Source: an optimization exercise on an open RTL-to-GDS flow (aim: small area, a short achievable clock period and few clock cycles per item). Production flows keep margins and buffers that such runs may drop.
In this exercise RTL edits were held to simulation tests only and were not proved equivalent to the original.

<file path="design.v">
module Sat_adder(in0, in1, in2, sum);
input  signed [9*2+1:0] in0, in1, in2;
output reg signed [9-1:0]   sum;
wire signed [19:0] sum_temp;
assign sum_temp = in0 + in1 +in2;
always@(*) begin
	if(sum_temp > $signed(20'd255))
		sum = 9'd255;
	else if(sum_temp < $signed(20'd0))
		sum = 9'd0;
	else
		sum = sum_temp[8:0];
end
endmodule
module Pad(en, Data_in, Data_out);
input                   en;
input  [9-1:0] Data_in;
output [9-1:0] Data_out;
assign Data_out = en ? 9 'h0ff : Data_in;
endmodule
module Pooling(
  clk,
  rst,
  en,
  Data_in,
  Data_out
);
input clk;
input rst;
input en;
input [9-1:0] Data_in;
output [9-1:0] Data_out;
reg signed [9-1:0] temp [3:0];
wire signed [9-1:0] max1,max2;
always@(posedge clk or posedge rst) begin
	if(rst) begin
		temp[0] <= 9 'b0;
		temp[1] <= 9 'b0;
		temp[2] <= 9 'b0;
		temp[3] <= 9 'b0;
	end
	else if(en) begin
		temp[0] <= Data_in;
		temp[1] <= temp[0];
		temp[2] <= temp[1];
		temp[3] <= temp[2];
	end
	else begin
		temp[0] <= temp[0];
		temp[1] <= temp[1];
		temp[2] <= temp[2];
		temp[3] <= temp[3];									
	end
end
assign max1 = (temp[0] > temp[1])? temp[0] : temp[1];
assign max2 = (temp[2] > temp[3])? temp[2] : temp[3];
assign Data_out = (max1 > max2)? max1 : max2;
endmodule
module Conv(clk, rst, clear, w_w, w_in, if_w, if_in, result);
input                     clk, rst, clear;
input                     w_w, if_w;
input  [9-1:0]   w_in;
input  [9-1:0]   if_in;
output [9*2+1:0] result;
reg signed [9-1:0]   weight [2:0];
reg signed [9-1:0]   feature [2:0];
integer i;
wire [19:0] weight0,weight1,weight2,feature0,feature1,feature2;
always@(posedge clk or posedge rst) begin
	if(rst) begin
		for(i=0; i<3; i=i+1) begin
			weight[i] <= 9 'b0;
			feature[i] <= 9 'b0;
		end
	end
	else if(clear) begin
		for(i=0; i<3; i=i+1) begin
			weight[i] <= 9 'b0;
			feature[i] <= 9 'b0;
		end
	end
	else begin
		if(w_w) begin
			weight[0] <= w_in;
			weight[1] <= weight[0];
			weight[2] <= weight[1];
		end
		if(if_w) begin
			feature[0] <= if_in;
			feature[1] <= feature[0];
			feature[2] <= feature[1];
		end
		else
			feature[0] <= feature[0];
		end
	end
 assign weight0 = {{11{weight[0][8]}},weight[0]};
 assign weight1 = {{11{weight[1][8]}},weight[1]};
 assign weight2 = {{11{weight[2][8]}},weight[2]};
 assign feature0 = {{11{feature[0][8]}},feature[0]};
 assign feature1 = {{11{feature[1][8]}},feature[1]};
 assign feature2 = {{11{feature[2][8]}},feature[2]};
 assign result = weight0 * feature0 + weight1 * feature1 + weight2 * feature2;
endmodule
module Controller (clk, rst,
                  ROM_IF_A, ROM_W_A, ROM_IF_OE, ROM_W_OE,
                  RAM_CONV_A, RAM_CONV_WE, RAM_CONV_OE,
                  RAM_POOL_A, RAM_POOL_WE, RAM_POOL_OE,
                  sel_if, sel_w, clear, pad_en, pool_en, done);
parameter INIT    = 3'b000,
          READ_W  = 3'b001,
          READ_9  = 3'b010,
          READ_C  = 3'b011,
          WRITE_C = 3'b100,
          READ_P  = 3'b101,
          WRITE_P = 3'b110,
          DONE    = 3'b111;
input                   clk;
input                   rst;
output reg [18-1:0] ROM_IF_A, ROM_W_A;
output reg                  ROM_IF_OE, ROM_W_OE;
output reg [18-1:0] RAM_CONV_A;
output reg                  RAM_CONV_WE, RAM_CONV_OE;
output reg [18-1:0] RAM_POOL_A;
output reg                  RAM_POOL_WE, RAM_POOL_OE;
output reg [2:0]            sel_if, sel_w;
output reg                  clear;
output reg                  pad_en;
output reg                  pool_en;
output reg                  done;
reg [2:0] cs, ns;
reg [18-1:0] row,column,address,row2,column2,address2,count_w;
reg [3:0] count,count2;
always@(*)begin  
	case(cs)
		INIT   : ns = READ_W;
		READ_W : ns = (count_w == 18'd9) ? READ_9  : READ_W;
		READ_9 : ns = (count   ==  4'd9) ? WRITE_C : READ_9;
		READ_C : ns = (count   ==  4'd3) ? WRITE_C : READ_C;
		WRITE_C: begin
			if(address == 18'd65535)
				ns =  READ_P;  
			else begin 
				if(column == 18'd255)
					ns = READ_9; 
				else
					ns = READ_C;
			end
	    end
	    READ_P : ns = (count2 == 4'd4) ? WRITE_P : READ_P;
	    WRITE_P: ns = (address2 == 18'd16383) ? DONE : READ_P;
	    DONE   : ns = DONE;
	endcase
end
always@(*) begin  
		case (cs)
			INIT: begin              
				ROM_IF_OE   = 1'b0;
				ROM_W_OE    = 1'b0;
				RAM_CONV_WE = 1'b0;
				RAM_CONV_OE = 1'b0;
				RAM_POOL_WE = 1'b0;
				RAM_POOL_OE = 1'b0;
				done        = 1'b0;
				RAM_CONV_A  = 18'b0;
				RAM_POOL_A  = 18'b0;
				clear       = 1'b0;
			end
			READ_W: begin
				ROM_IF_OE   = 1'b0;
				ROM_W_OE    = 1'b1;  
				RAM_CONV_WE = 1'b0;
				RAM_CONV_OE = 1'b0;
				RAM_POOL_WE = 1'b0;
				RAM_POOL_OE = 1'b0;
				done        = 1'b0;
				RAM_CONV_A  = 18'b0;
				RAM_POOL_A  = 18'b0;
				clear       = 1'b0;
			end
			READ_9: begin
				ROM_IF_OE   = 1'b1;  
				ROM_W_OE    = 1'b0; 
				RAM_CONV_WE = 1'b0;
				RAM_CONV_OE = 1'b0;
				RAM_POOL_WE = 1'b0;
				RAM_POOL_OE = 1'b0;
				done        = 1'b0;
				RAM_CONV_A  = address;
				RAM_POOL_A  = 18'b0;
				clear       = 1'b0;
			end
			READ_C: begin
				ROM_IF_OE   = 1'b1;  
				ROM_W_OE    = 1'b0; 
				RAM_CONV_WE = 1'b0;
				RAM_CONV_OE = 1'b0;
				RAM_POOL_WE = 1'b0;
				RAM_POOL_OE = 1'b0;
				done        = 1'b0;
				RAM_CONV_A  = address;
				RAM_POOL_A  = 18'b0;
				clear       = 1'b0;
			end
			WRITE_C: begin
				ROM_IF_OE   = 1'b0; 
				ROM_W_OE    = 1'b0; 
				RAM_CONV_WE = 1'b1;  
				RAM_CONV_OE = 1'b0;
				RAM_POOL_WE = 1'b0;
				RAM_POOL_OE = 1'b0;
				done        = 1'b0;
				RAM_CONV_A  = address;  
				RAM_POOL_A  = 18'b0;
				clear       = 1'b0;
			end
			READ_P: begin
				ROM_IF_OE   = 1'b0; 
				ROM_W_OE    = 1'b0; 
				RAM_CONV_WE = 1'b0; 
				RAM_CONV_OE = 1'b1;  
				RAM_POOL_WE = 1'b0;
				RAM_POOL_OE = 1'b0;
				done        = 1'b0;
				RAM_POOL_A  = 18'b0;
				clear       = 1'b0;
				case(count2)
					4'd0: RAM_CONV_A = 18'd256 * row2 + column2;   
					4'd1: RAM_CONV_A = 18'd256 * row2 + column2 + 18'b1;  
					4'd2: RAM_CONV_A = 18'd256 * (row2 + 18'b1) + column2;  
					4'd3: RAM_CONV_A = 18'd256 * (row2 + 18'b1) + column2 + 18'b1;  
					4'd4: RAM_CONV_A = 18'b0;
					default: RAM_CONV_A = address2;
				endcase
			end
			WRITE_P: begin
				ROM_IF_OE   = 1'b0; 
				ROM_W_OE    = 1'b0; 
				RAM_CONV_WE = 1'b0; 
				RAM_CONV_OE = 1'b0; 
				RAM_POOL_WE = 1'b1;  
				RAM_POOL_OE = 1'b0;
				done        = 1'b0;
				RAM_CONV_A  = 18'b0;
				RAM_POOL_A  = address2;  
				clear       = 1'b0;
			end
			DONE: begin
				ROM_IF_OE   = 1'b0; 
				ROM_W_OE    = 1'b0; 
				RAM_CONV_WE = 1'b0; 
				RAM_CONV_OE = 1'b0; 
				RAM_POOL_WE = 1'b0; 
				RAM_POOL_OE = 1'b0;
				done        = 1'b1;  
				RAM_CONV_A  = 18'b0;
				RAM_POOL_A  = 18'b0;
				clear       = 1'b0;
			end
		endcase
	end
always@(*) begin  
	if(cs == READ_W) begin
		ROM_W_A = count_w;
		case(count_w)
			18'd1: sel_w = 3'b001;
			18'd2: sel_w = 3'b001;
			18'd3: sel_w = 3'b001;
			18'd4: sel_w = 3'b010;
			18'd5: sel_w = 3'b010;
			18'd6: sel_w = 3'b010;
			18'd7: sel_w = 3'b100;
			18'd8: sel_w = 3'b100;
			18'd9: sel_w = 3'b100;
			default: sel_w = 3'b000;
		endcase
	end
	else begin
		sel_w = 3'b000;
		ROM_W_A = 18'b0;	
	end
end
always@(*) begin  
	case(cs)
		READ_9: begin  
			case(count)
				4'd1: begin
					sel_if   = 3'b001;  
					ROM_IF_A = 18'd256 * (row - 18'b1);  
					pad_en   = 1'b1;  
				end
				4'd2: begin
					sel_if   = 3'b001;  
					ROM_IF_A = 18'd256 * (row - 18'b1) + 18'b1;  
					if(row == 18'b0)    
						pad_en = 1'b1;
					else
						pad_en = 1'b0;  
				end
				4'd3: begin
					sel_if   = 3'b001;  
					ROM_IF_A = 18'b0;   
					if(row == 18'b0)    
						pad_en = 1'b1;
					else
						pad_en = 1'b0;
				end
				4'd4: begin
					sel_if   = 3'b010;  
					ROM_IF_A = 18'd256 * row;  
					pad_en   = 1'b1;  
				end
				4'd5: begin
					sel_if   = 3'b010;  
					ROM_IF_A = 18'd256 * row + 18'b1;  
					pad_en   = 1'b0;   
				end
				4'd6: begin
					sel_if   = 3'b010;  
					ROM_IF_A = 18'b0;  
					pad_en = 1'b0;  
				end
				4'd7: begin
					sel_if   = 3'b100;  
					ROM_IF_A = 18'd256 * (row + 18'b1);  
					pad_en   = 1'b1;
				end
				4'd8: begin
					sel_if   = 3'b100;  
					ROM_IF_A = 18'd256 * (row + 18'b1) + 18'b1;  
					if(row == 18'd255)  
						pad_en = 1'b1;
					else
						pad_en = 1'b0;
				end
				4'd9: begin
					sel_if   = 3'b100;  
					ROM_IF_A = 18'b0;
					if(row == 18'd255)  
						pad_en = 1'b1;
					else
						pad_en = 1'b0;
				end
				default: begin
					sel_if   = 3'b000;  
					ROM_IF_A = 18'b0;
					pad_en   = 1'b0;
				end
			endcase
		end
		READ_C: begin  
			case(count)
			4'd0: begin
				sel_if   = 3'b000;  
				if(column == 18'b0)
					ROM_IF_A = 18'd256 * (row - 18'b1) + column;
				else
					ROM_IF_A = 18'd256 * (row - 18'b1) + column + 18'b1;
				pad_en   = 1'b0;
			end
			4'd1: begin
				sel_if   = 3'b001;  
				if(column == 18'b0)
					ROM_IF_A = 18'd256 * row + column;
				else
					ROM_IF_A = 18'd256 * row + column  + 18'b1;
				if(column == 18'd255 | row == 18'd0)
					pad_en = 1'b1;
				else
					pad_en = 1'b0;
			end
			4'd2    : begin
				sel_if   = 3'b010;  
				if(column == 18'b0)
					ROM_IF_A = 18'd256 * (row + 18'b1) + column;
				else
					ROM_IF_A = 18'd256 * (row + 18'b1) + column + 18'b1;
				if(column == 18'd255)
					pad_en = 1'b1;
				else
					pad_en = 1'b0;
			end
			4'd3: begin
				sel_if = 3'b100;  
				ROM_IF_A = 18'b0;
				if(column == 18'd255 | row == 18'd255)
					pad_en = 1'b1;
				else
					pad_en = 1'b0;
			end
			default: begin
				sel_if   = 3'b000;  
				ROM_IF_A = 18'b0;
				pad_en   = 1'b0;
			end
			endcase
		end
		default: begin
			sel_if = 3'b000;  
			ROM_IF_A = 18'b0;
			pad_en = 1'b0;
		end
	endcase
end
always@(*) begin  
	case(cs)
		READ_P: begin  
			case(count2)
				4'd0: pool_en    = 1'b0;
				4'd1: pool_en    = 1'b1;
				4'd2: pool_en    = 1'b1;
				4'd3: pool_en    = 1'b1;
				4'd4: pool_en    = 1'b1;
				default: pool_en = 1'b0;
			endcase
		end
		default: pool_en    = 1'b0;
	endcase
end
always @(posedge clk or posedge rst) begin  
	if (rst)
		cs <= INIT;
	else
		cs <= ns;
end
always @(posedge clk) begin  
	begin
		case(cs)
			INIT: begin
				row      <= 18'b0;
				column   <= 18'b0;
				address  <= 18'b0;
				count    <= 4'b0;
				count_w  <= 18'b0;
				row2     <= 18'b0;
				column2  <= 18'b0;
				address2 <= 18'b0;
				count2   <= 4'b0;
			end
			READ_W: count_w <= count_w + 18'b1;
			READ_9,READ_C: count <= count + 4'b1;
			WRITE_C: begin
				count   <= 4'b0;
				address <= address + 18'b1;
				if(column == 18'd255) begin  
					row <= row + 18'b1;
					column <= 18'b0;
				end
				else
					column <= column + 18'b1;
			end
			READ_P: count2 <= count2 + 4'b1;
			WRITE_P: begin
				count2 <= 4'b0;
				address2 <= address2 + 18'b1;
				if(column2 == 18'd254) begin
					row2 <= row2 + 18'd2;
					column2 <= 18'b0;
				end
				else 
					column2 <= column2 + 18'd2;
			end
			default: count <= 4'b0;
		endcase
	end
end
endmodule
module system (clk,
               rst,
               ROM_IF_Q,
               ROM_W_Q,
               RAM_CONV_Q,
               RAM_POOL_Q,
               ROM_IF_A,
               ROM_W_A,
               ROM_IF_OE,
               ROM_W_OE,
               RAM_CONV_A,
               RAM_CONV_WE,
               RAM_CONV_OE,
               RAM_CONV_D,
               RAM_POOL_A,
               RAM_POOL_WE,
               RAM_POOL_OE,
               RAM_POOL_D,
               done);
input                   clk;
input                   rst;
input  [9-1:0] ROM_IF_Q, ROM_W_Q;
input  [9-1:0] RAM_CONV_Q;
input  [9-1:0] RAM_POOL_Q;
output [18-1:0] ROM_IF_A, ROM_W_A;
output                  ROM_IF_OE, ROM_W_OE;
output [18-1:0] RAM_CONV_A;
output                  RAM_CONV_WE;
output                  RAM_CONV_OE;
output [9-1:0] RAM_CONV_D;
output [18-1:0] RAM_POOL_A;
output                  RAM_POOL_WE;
output                  RAM_POOL_OE;
output [9-1:0] RAM_POOL_D;
output                  done;
wire [2:0]              sel_if, sel_w;
wire                    clear;
wire [9*2+1:0] out0, out1, out2;
wire                    pool_en;
wire                    pad_en;
wire [9-1:0]   conv_if_in;
Conv conv1 (
  .clk(clk), .rst(rst), .clear(clear), .w_w(sel_w[0]), .w_in(ROM_W_Q),
  .if_w(sel_if[0]), .if_in(conv_if_in), .result(out0));
Conv conv2 (
  .clk(clk), .rst(rst), .clear(clear), .w_w(sel_w[1]), .w_in(ROM_W_Q),
  .if_w(sel_if[1]), .if_in(conv_if_in), .result(out1));
Conv conv3 (
  .clk(clk), .rst(rst), .clear(clear), .w_w(sel_w[2]), .w_in(ROM_W_Q),
  .if_w(sel_if[2]), .if_in(conv_if_in), .result(out2));
Sat_adder a1 (
  .in0(out0), .in1(out1), .in2(out2), .sum(RAM_CONV_D));
Pooling p1 (
  .clk(clk), .rst(rst), .en(pool_en), .Data_in(RAM_CONV_Q), .Data_out(RAM_POOL_D));
Pad p2(.en(pad_en), .Data_in(ROM_IF_Q), .Data_out(conv_if_in));
Controller c1(
  .clk(clk), .rst(rst),
  .ROM_IF_A(ROM_IF_A), .ROM_W_A(ROM_W_A), .ROM_IF_OE(ROM_IF_OE),
  .ROM_W_OE(ROM_W_OE), .RAM_CONV_A(RAM_CONV_A),
  .RAM_CONV_WE(RAM_CONV_WE), .RAM_CONV_OE(RAM_CONV_OE),
  .RAM_POOL_A(RAM_POOL_A), .RAM_POOL_WE(RAM_POOL_WE), .RAM_POOL_OE(RAM_POOL_OE),
  .sel_if(sel_if), .sel_w(sel_w), .clear(clear),
  .pad_en(pad_en), .pool_en(pool_en) ,.done(done));
endmodule
</file>
<file path="run.sh">
#!/bin/bash
# synth_recipe.tcl (not shown) runs the flow's synth.tcl, then flattens the netlist and writes it again
# the make line also repeats each setting of config.mk as NAME=value (left out here)
make -C /OpenROAD-flow-scripts/flow DESIGN_CONFIG=/design/flow/config.mk WORK_HOME=/design/flow/orfs CLKGATE_MAP_FILE= SYNTH_SCRIPT=/design/flow/synth_recipe.tcl finish
</file>
<file path="config.mk">
export PLATFORM = sky130hd
export DESIGN_NAME = system
export DESIGN_NICKNAME = system
export VERILOG_FILES = /design/flow/design.v
export SDC_FILE = /design/flow/constraint.sdc
export NUM_CORES = 4
export LEC_CHECK = 0
export CAP_MARGIN = 20
export CORE_MARGIN = 2
export CORE_UTILIZATION = 40
export SLEW_MARGIN = 20
</file>
<file path="constraint.sdc">
create_clock -name core_clock -period 16.0 [get_ports {clk}]
set_input_delay 3.2000 -clock core_clock [delete_from_list [all_inputs] [get_ports {clk}]]
set_output_delay 3.2000 -clock core_clock [all_outputs]
set_load 0.01 [all_outputs]
</file>
==> parameters.txt <==
Parameter                              Value

Logic synthesis
  Share of the yosys chip area belonging to registers ... 17.84%
  Dominant cells by area after synthesis ... sky130_fd_sc_hd__fa_1, sky130_fd_sc_hd__ha_1, sky130_fd_sc_hd__dfrtp_1, sky130_fd_sc_hd__edfxtp_1, sky130_fd_sc_hd__inv_1
  Register bit total from synthesis ... ~330
  Count of different cell masters after synthesis ... between 80 and 90

Min path
  Worst-case hold path end point ... p1.temp[3][0]

Place
  GPL Wtd Cong ... just over 0.9
  I/O Buffers ... about 120
  Placed cell area ... between 50,000 and 60,000 um2

Setup path
  Critical Path Sink Type ... output port
  Start of the worst register-to-register path ... c1.cs[2]
  Cell class contributing the biggest share of worst-path delay ... adder cells

Global routing
  Met1 GRT Util ... between 20% and 30%
  Most used routing layer in global routing ... met2

Routing
  Antenna violation net count after detailed routing ... 0
  Met2 WL post-DR ... 58.63 mm
  First DRT Iteration DRCs ... between 2,000 and 2,500
  Via density per instance ... ~5.1
  Uppermost layer routed ... met4

Clocking
  Clock slew seen by the registers of the worst setup and hold paths ... approximately 0.06 ns
  CTS H-Tree Depth ... 2
  Max Buffers Root-to-Sink ... 3
  Setup Fix Bufs, Post-CTS ... 0

Outcome
  Result of the run ... finished clean

Die
  Initial standard-cell utilization of the core ... 40.43%

Cells and area
  Non-clock inverters ... just under 900
  Most flop-heavy register ... p1.temp
  Commonest non-fill, non-tap cell in the layout ... sky130_fd_sc_hd__inv_1
  #MultiIn Comb ... about 3,800
  Filler cells ... roughly 12,000

Timing
  Tightest Pin Transition ... approximately 1.1 ns
  Setup WS post-layout ... a little under 2 ns
Testbench counts, summed over its fixed seeds: cycles 2,565,186, images 6.
==> images/power_grid.png <==
Scale bar: 100 um. Pins as bars on the die edge.
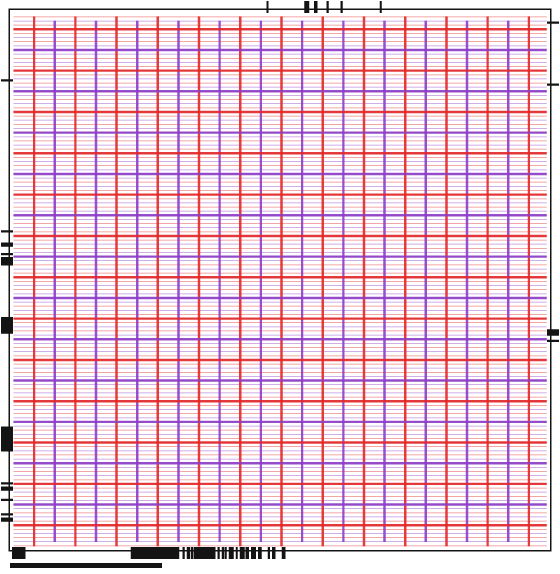
Key: red = VSS; purple = VDD
25 straps on met4. The core has 128 rows. 135 signal pins sit on the boundary.
horizontal die dimension: 355.4 um
placeable core region: 122,200 um2

==> images/placement_by_type.png <==
Scale bar: 100 um. Fill, decap, tap and diode cells in grey.
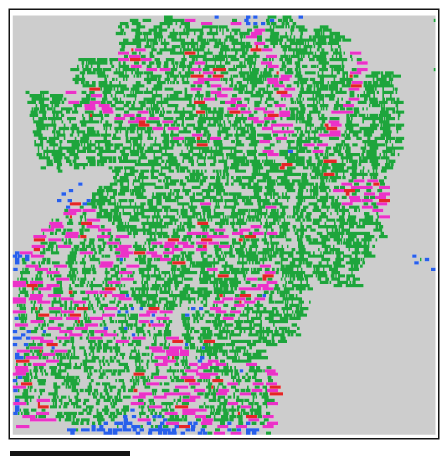
Key: green = combinational and other logic [cells 4,633]; blue = other buffers and delay cells [cells 140]; magenta = flops [cells 328]; red = clock drivers and dummy loads [cells 84]
post-layout util: 43.85%
FP Rows: 128
register share of the cell area: 16.45%
area of all placed cells without fillers: 53,580 um2

==> images/clk_routes.png <==
Scale bar: 100 um.
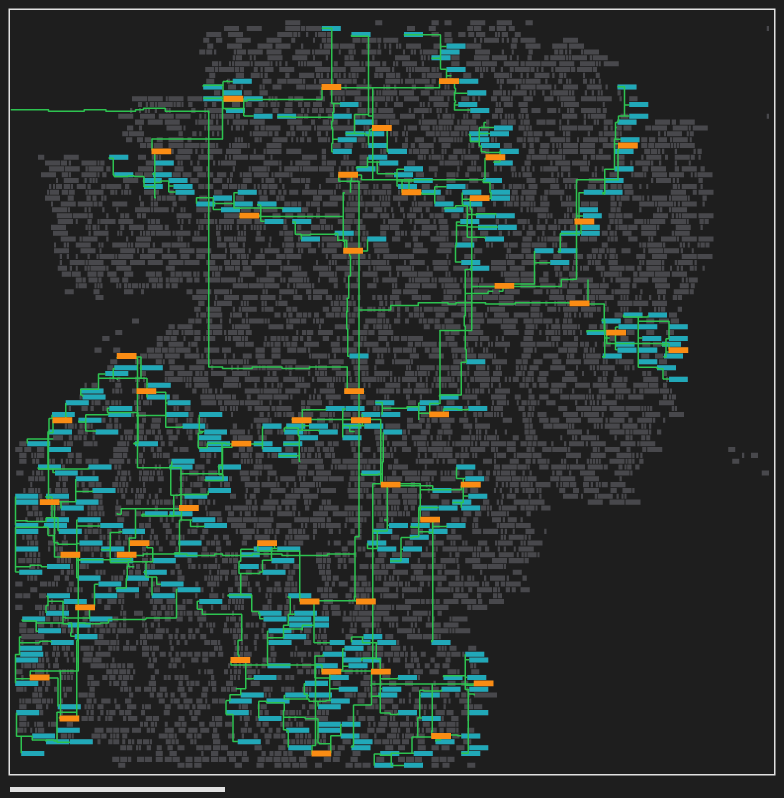
Key: cyan = flip-flops [count 328]; green = clock wires [length 5,960 um]; orange = clock drivers [count 45]
There are 46 routed clock nets.
clock insertion delay at the later pin of the skew report: 0.63 ns
maximum clock skew at final layout: 0.03936 ns

==> images/wires.png <==
Two of the layers only.
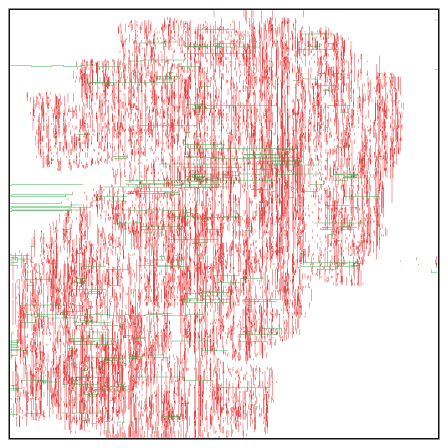
Key: red = metal 2 [wire length 58.6 mm]; green = metal 3 [wire length 5,510 um]
all-layer global routing usage: 20.28%
wirelength, routed: 123.2 mm
DR WL/cell: 18.08 um
total via count after detailed routing: 34,700

[what the ideal ports hide]
The flow's constraints put no driver on any port. The routed layout listed below was extracted and timed again, unchanged, in two steps.
Step 1 (the two cells are an assumption about what drives the block):
set clk [get_ports {clk}]
set_driving_cell -lib_cell sky130_fd_sc_hd__clkbuf_16 $clk
set_driving_cell -lib_cell sky130_fd_sc_hd__buf_2 [delete_from_list [all_inputs] $clk]
Step 2 adds t to the input delays and takes it off the output delays; t is the mean of the earliest and latest rising clock arrival at the registers after step 1. Input paths then give back, and output paths get back, about the clock's delay inside the block.
Three values: no drivers, after step 1, after step 2; two values: the first two.
t (ns): 0.684
slack for setup (ns): 1.933 / 1.865 / 2.549
worst slew at a driven data input, ns: 0.09
After both steps this run still meets setup and hold. For this run, drivers alone change the setup slack by -0.068 ns; drivers and shift together by +0.616 ns.
